This design comes from an exercise in tuning for small area, a short achievable clock period and few clock cycles on the open sky130 flow, not from production work.
Function was checked by simulation only, so behaviour that the tests miss may differ from the original.

===== flow/design.v =====
module SAD(Go, A_Addr, A_Data,B_Addr, B_Data,C_Addr, I_RW,I_En, O_RW,O_En,Done,SAD_Out, Clk, Rst);
input Go;
input [7:0] A_Data,B_Data;
output reg [14:0] A_Addr,B_Addr;
output reg [6:0] C_Addr;
output reg I_RW,I_En,O_RW,O_En,Done;
output reg [31:0] SAD_Out;
input Clk,Rst;
parameter S0 = 3'b000, S1 = 3'b001, S2 = 3'b010, S3a = 3'b011, S3 = 3'b100, S4 = 3'b101, S5 = 3'b110;
reg [2:0] State;
reg[31:0] Sum;
integer I, J, K;
function [14:0] ABSDiff;
    input [14:0] A;
    input [14:0] B;
    if(A>B)
    begin
        ABSDiff = A - B;
    end
    else
    begin
       ABSDiff = B - A; 
    end
endfunction
always @(posedge Clk)
begin
   if(Rst == 1'b1)
   begin
      A_Addr <= {15{1'b0}};
      B_Addr <= {15{1'b0}};
      I_RW <= 1'b0;
      I_En <= 1'b0;
      C_Addr <= {6{1'b0}};
      O_RW <= 1'b0;
      O_En <= 1'b0;
      Done <= 1'b0;
      State <= S0;
      Sum <= 32'b0;
      SAD_Out <= 32'b0;
      I <= 0; J <= 0; K <= 0;
   end 
   else
   begin
       A_Addr <= {15{1'b0}};
       B_Addr <= {15{1'b0}};
       I_RW <= 1'b0;
       I_En <= 1'b0;
       C_Addr <= {6{1'b0}};
       O_RW <= 1'b0;
       O_En <= 1'b0;
       Done <= 1'b0;
       SAD_Out <= 32'b0;
       case(State)
            S0:begin
                if(Go == 1'b1)
                begin
                    State <= S1;
                    I = 0; J = 0; K = 0;
                end
                else
                    State <= S0;
            end
            S1:begin
               Sum <= 32'b0;
               J <= 0;
               State <= S2; 
            end
            S2:begin
               if(!(J==256))
               begin
                    State <= S3a;
                    A_Addr <= I;
                    B_Addr <= I;
                    I_RW <= 1'b0;
                    I_En <= 1'b1;
               end
               else
                    State <= S4;
            end
            S3a:begin
               State <= S3; 
            end
            S3:begin
               Sum <= Sum + ABSDiff(A_Data,B_Data);
               I = I + 1;
               J = J + 1;
               State <= S2; 
            end
            S4:begin
                SAD_Out <= Sum;
                C_Addr <= K;
                K = K + 1;
                O_RW <= 1'b1;
                O_En <= 1'b1;
                if(!(I==32768))
                begin
                    State <= S1;
                end
                else
                begin
                    State <= S5;
                end
            end
            S5:begin
                Done <= 1'b1;
                State <= S0;
            end
       endcase
   end
end
endmodule

===== flow/run.sh =====
#!/bin/bash
# synth_recipe.tcl (not shown) runs the flow's synth.tcl, then flattens the netlist and writes it again
# the make line also repeats each setting of config.mk as NAME=value (left out here)
make -C /OpenROAD-flow-scripts/flow DESIGN_CONFIG=/design/flow/config.mk WORK_HOME=/design/flow/orfs CLKGATE_MAP_FILE= SYNTH_SCRIPT=/design/flow/synth_recipe.tcl finish

===== flow/config.mk =====
export PLATFORM = sky130hd
export DESIGN_NAME = SAD
export DESIGN_NICKNAME = SAD
export VERILOG_FILES = /design/flow/design.v
export SDC_FILE = /design/flow/constraint.sdc
export NUM_CORES = 4
export LEC_CHECK = 0
export CAP_MARGIN = 20
export CORE_MARGIN = 2
export CORE_UTILIZATION = 40
export SLEW_MARGIN = 20

===== flow/constraint.sdc =====
create_clock -name core_clock -period 5.5 [get_ports {Clk}]
set_input_delay 1.1000 -clock core_clock [delete_from_list [all_inputs] [get_ports {Clk}]]
set_output_delay 1.1000 -clock core_clock [all_outputs]
set_load 0.01 [all_outputs]

==> impl_metrics.tcl <==
set metrics [dict create \
    cts_setup_buffers 0 \
    floorplan.core_area_sq_um 19400 \
    critPathMaxStageDelay_ps 510 \
    final-hold-violation-count 0 \
    grt_max_degree 42 \
    powerClk_mw 1.18 \
    total_power_mw 2.711 \
    post-dp-hpwl_microns 11920 \
    power_density_nw_per_um2 270.9 \
    synth_area_per_cell_sq_um 8.709 \
    first_global_vias 5977 \
    comb_power_mw 0.339 \
    drt_drc_violations_left 0 \
    critical-path-slowest-cell "sky130_fd_sc_hd__or4_1" \
    grt-ovfl-total 0 \
    final_antenna_net_count 0 \
    use_met2 0.2751 \
    share_of_cells_above_drive_strength_1 0.1126 \
    post_synth_fa_ha_maj_area_fraction 0.07096 \
    worst-slew-pin-transition_ps 1026 \
    relSlewSlack 0.3159 \
    period_needed_ps 5231 \
    post_synth_mux_area_share 0.01632 \
    fillCellCount 1881 \
    maximum_buffer_depth_of_the_clock_tree 2 \
    via_count 6505 \
    path_cells "clkdlybuf4s50_1 > inv_1 > ha_1 > o21a_1 > o31a_1 > o211a_1 > o31a_1 > buf_6 > a211oi_4 > a21boi_2 > xnor2_1 > ha_1 > nand4_1 > a21oi_2 > o211ai_1 > a311oi_4 > a22o_4 > o21ai_4 > or4_1 > o21ai_1" \
    syn_area_sq_um 7899 \
    synth-edff-count 0 \
    clock_tree.root_cell "sky130_fd_sc_hd__clkbuf_16" \
    numClockSinks 163 \
    drt_first_pass_iters 4 \
    top_level_i_o_count 93 \
    start_util 0.4072 \
    yosys.cell_count.top_type "sky130_fd_sc_hd__dfxtp_1" \
    worst-endpoint-required_ps 5860 \
    slew_viol_final 0 \
    place.port_buffers 91 \
    rsz0062_at_grt "false" \
    count_of_mapped_cells_out_of_synthesis 907 \
    register_area_sq_um 3263 \
    cts-htree-levels 4 \
    routabilityCongestion 0.8763 \
    synth_compound_area_frac 0.1437 \
    path_delay_family "compound AO/OA/AOI/OAI gates" \
    wl_per_cell_microns 12.99 \
    grt_antenna_before_repair 0 \
    grt.busiest_layer "met2" \
    area_delta_synth_final_pct 26.69 \
    synth_cell_type_count 65 \
    final_worst_path_cycle_share 0.9510 \
    dieArea_sq_um 20890 \
    finish.utilization 0.5159 \
    detail_route.vias_per_cell 4.988 \
    cell_count_post_placement 1267 \
    largest_family_of_logic_cells_by_synthesized_area "simple AND/OR/NAND/NOR gates" \
    p_comb_frac 0.125 \
    tritoncts "built" \
    irDropWorstVdd_v 0.0001339 \
    first_pass_grt_wire_length_microns 28210 \
    timing.critical_path.from_type "input pin" \
    holdBufCountCts 0 \
    grt_use_met1 0.2176 \
    largestPowerGroup "sequential cells" \
    synthDominantCellAreaShare 0.4131 \
    power_switching_share 0.2575 \
    area_occupied_by_multi_input_gates_sq_um 4327 \
    critical_path.endpoint_type "register" \
    most-common-layout-cells "163 x sky130_fd_sc_hd__dfxtp_1, 110 x sky130_fd_sc_hd__nor2_1, 88 x sky130_fd_sc_hd__clkdlybuf4s50_1" \
    placement_rows 51 \
    synth_ff_type "sky130_fd_sc_hd__dfxtp_1" \
    synth_seq_area_share 0.4131 \
    mostFrequentLayoutCell "sky130_fd_sc_hd__dfxtp_1" \
    synth_common_cells "163 x sky130_fd_sc_hd__dfxtp_1, 112 x sky130_fd_sc_hd__nor2_1, 64 x sky130_fd_sc_hd__nand2_1, 61 x sky130_fd_sc_hd__and2_1, 50 x sky130_fd_sc_hd__nand3_1" \
    critical_path_peak_fanout 8 \
    clk_transition_reported_paths_ps 60 \
    diodes 0 \
    synthSimpleGateAreaFrac 0.2517 \
    setup_viol 0 \
    insertion_delay_ps 430 \
    use_met3 0.03411 \
    post-place-ws_ps -291.4 \
    cell_accounting_for_the_most_synthesized_area "sky130_fd_sc_hd__dfxtp_1" \
    starting_drt_drc_count 336 \
    ys_warn_count 1 \
    cp.arrival_ps 5590 \
    post_cts_resize_count 0 \
    power_report.internal_total_mw 2.013 \
    dieWidth_microns 144.5 \
    whs_ps 471.8 \
    power.static_leakage_nw 3.955 \
    powerSeq_mw 1.19 \
    critPathBufInv 3 \
    finalWorstSetupSlack_ps 269.5 \
    fin_worst_skew_ps 12.82 \
    status "finished clean" \
    worstHoldPathType "reg -> reg" \
    finish.cell_count_without_fillers 1304 \
    placement.cell_area_sq_um 9299 \
]
Testbench counts, summed over its fixed seeds: cycles 1,579,056.
-- final timing paths --
| check | slack, ps | from | endpoint | depth (start not counted) |
|---|---|---|---|---|
| worst min register to register | 470 | Sum[31] | Sum[31] | 2 |
| worst max-delay path | 270 | A_Data[2] | Sum[28] | 20 |
| worst min-delay path | 470 | Sum[31] | Sum[31] | 2 |
| worst max register to register | 2660 | State[2] | I[31] | 8 |
-- flip-flops by register name, indices dropped and copies added, names as in the netlist --
register,flops
I,32
J,32
SAD_Out,32
Sum,32
A_Addr,15
C_Addr,7
K,7
State,3
Done,1
I_En,1
O_RW,1
-- metal layers --
| layer | vias up | wire [microns] |
|---|---|---|
| li1 | 3390 | - |
| met1 | 3021 | 8223 |
| met2 | 77 | 8006 |
| met3 | 17 | 520 |
| met4 | 0 | 196 |
| met5 | - | 0 |
-- layout make-up --
| class | instances | area share |
|---|---|---|
| clock buffer | 19 | 0.04526 |
| clock inverter | 13 | 0.01363 |
| inverter | 37 | 0.01388 |
| multi-input combinational | 658 | 0.4324 |
| sequential | 163 | 0.3261 |
| tap | 265 | 0.03313 |
| timing repair buffer | 149 | 0.1357 |
Fig. 1: metal layers overlaid
Bar = 50 microns.
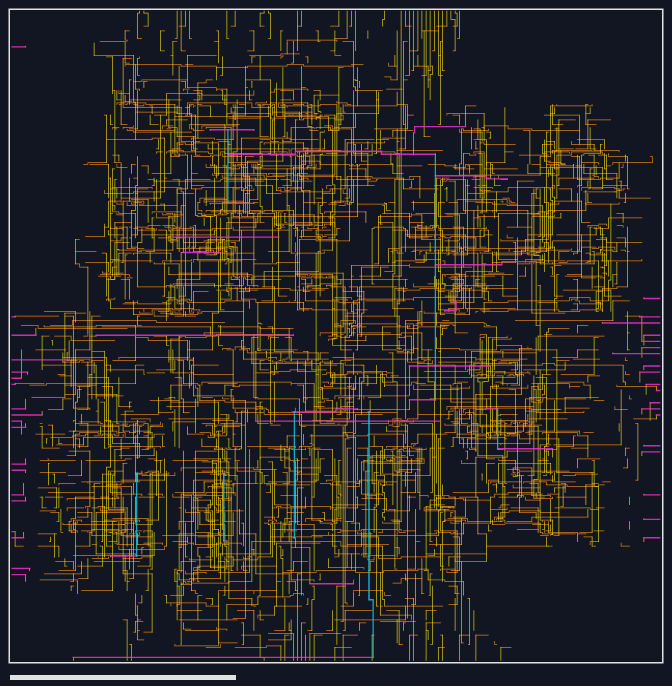
colour	layer	wire length
cyan	met4	196 microns
orange	met1	8220 microns
yellow	met2	8010 microns
magenta	met3	520 microns

Fig. 2: final layout
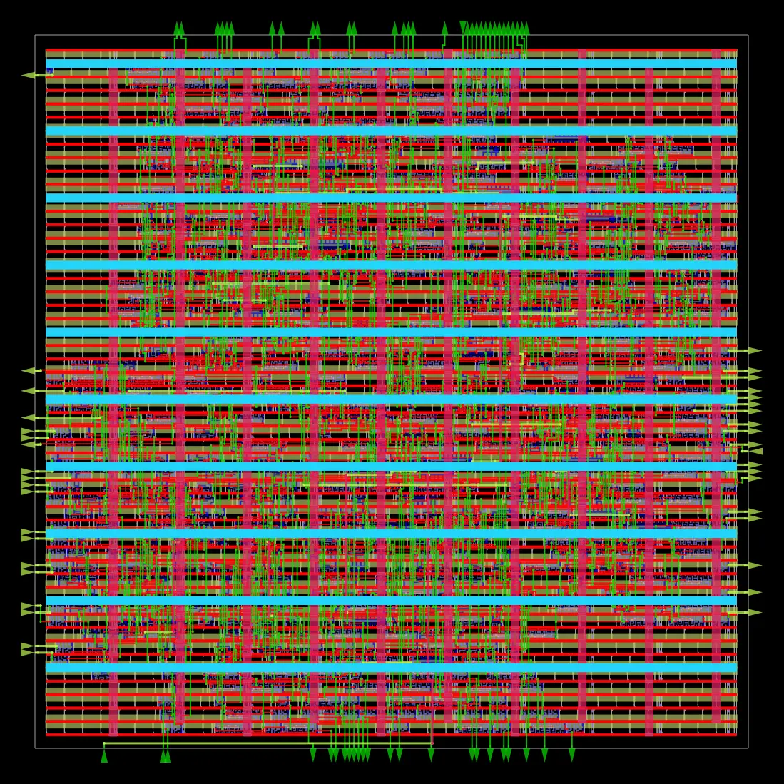
die height: 144.5 microns
Total Routed Length: 16950 microns
finished layout cell area: 10010 sq um

Fig. 3: sequential cells coloured by netlist name
Bar = 50 microns. Other sequential cells in the stronger grey, the rest of the logic in the fainter grey.
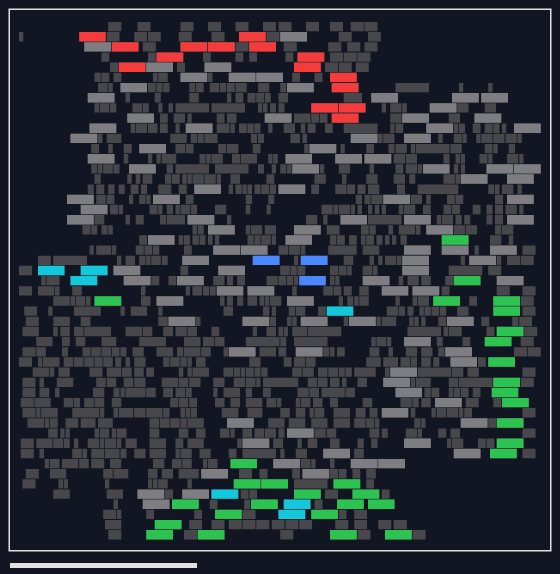
colour	netlist name	placed flops
blue	State	3
cyan	C_Addr	7
red	A_Addr	15
green	SAD_Out	32
not coloured	106

Fig. 4: nets reached from selected ports
Bar = 50 microns.
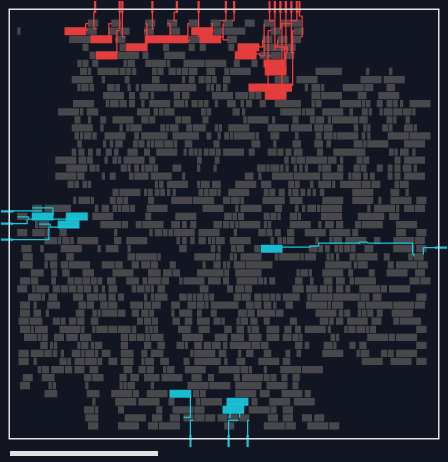
colour	port	direction	edge	end cells	buffers	wire
red	A_Addr	output	top	15	15	281 microns
cyan	C_Addr	output	3 bottom, 3 left, 1 right	7	7	185 microns

Fig. 5: cell area per tile
14 x 14 tiles, from dark purple (low) to yellow (high), 0 to 100% covered.
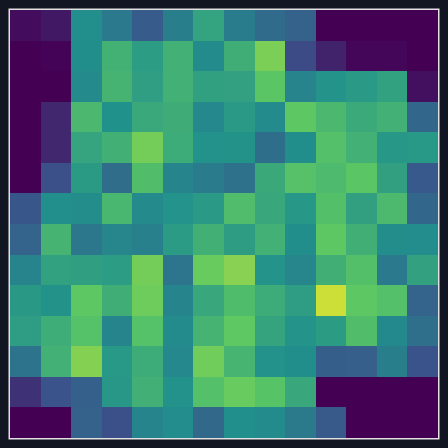
fullest tile	92%
mean over tiles	46%
nearly empty tiles	12%

[separate check: timing with driven ports]
In the flow no input, the clock included, has a driving cell. The finished layout below was timed again as built, in two steps. Step 1, drivers: a clkbuf_16 drives Clk and a buf_2 each remaining input, both assumed. Step 2 moves the port delays by t, midway between the first and last clock arrival at a register: inputs arrive t later, outputs are due t later. That takes back most of the time a late clock gives input paths. Slacks: ideal / step 1 / step 2; pairs: ideal / step 1.
shift t [ns]: 0.464
slack for setup (ns): 0.269 / 0.287 / -0.177
worst setup path after step 2: input to register
With both steps, setup timing fails in this run, where it was met with ideal ports. The setup slack of this run moves by +0.018 ns with the drivers and by -0.446 ns with both steps.
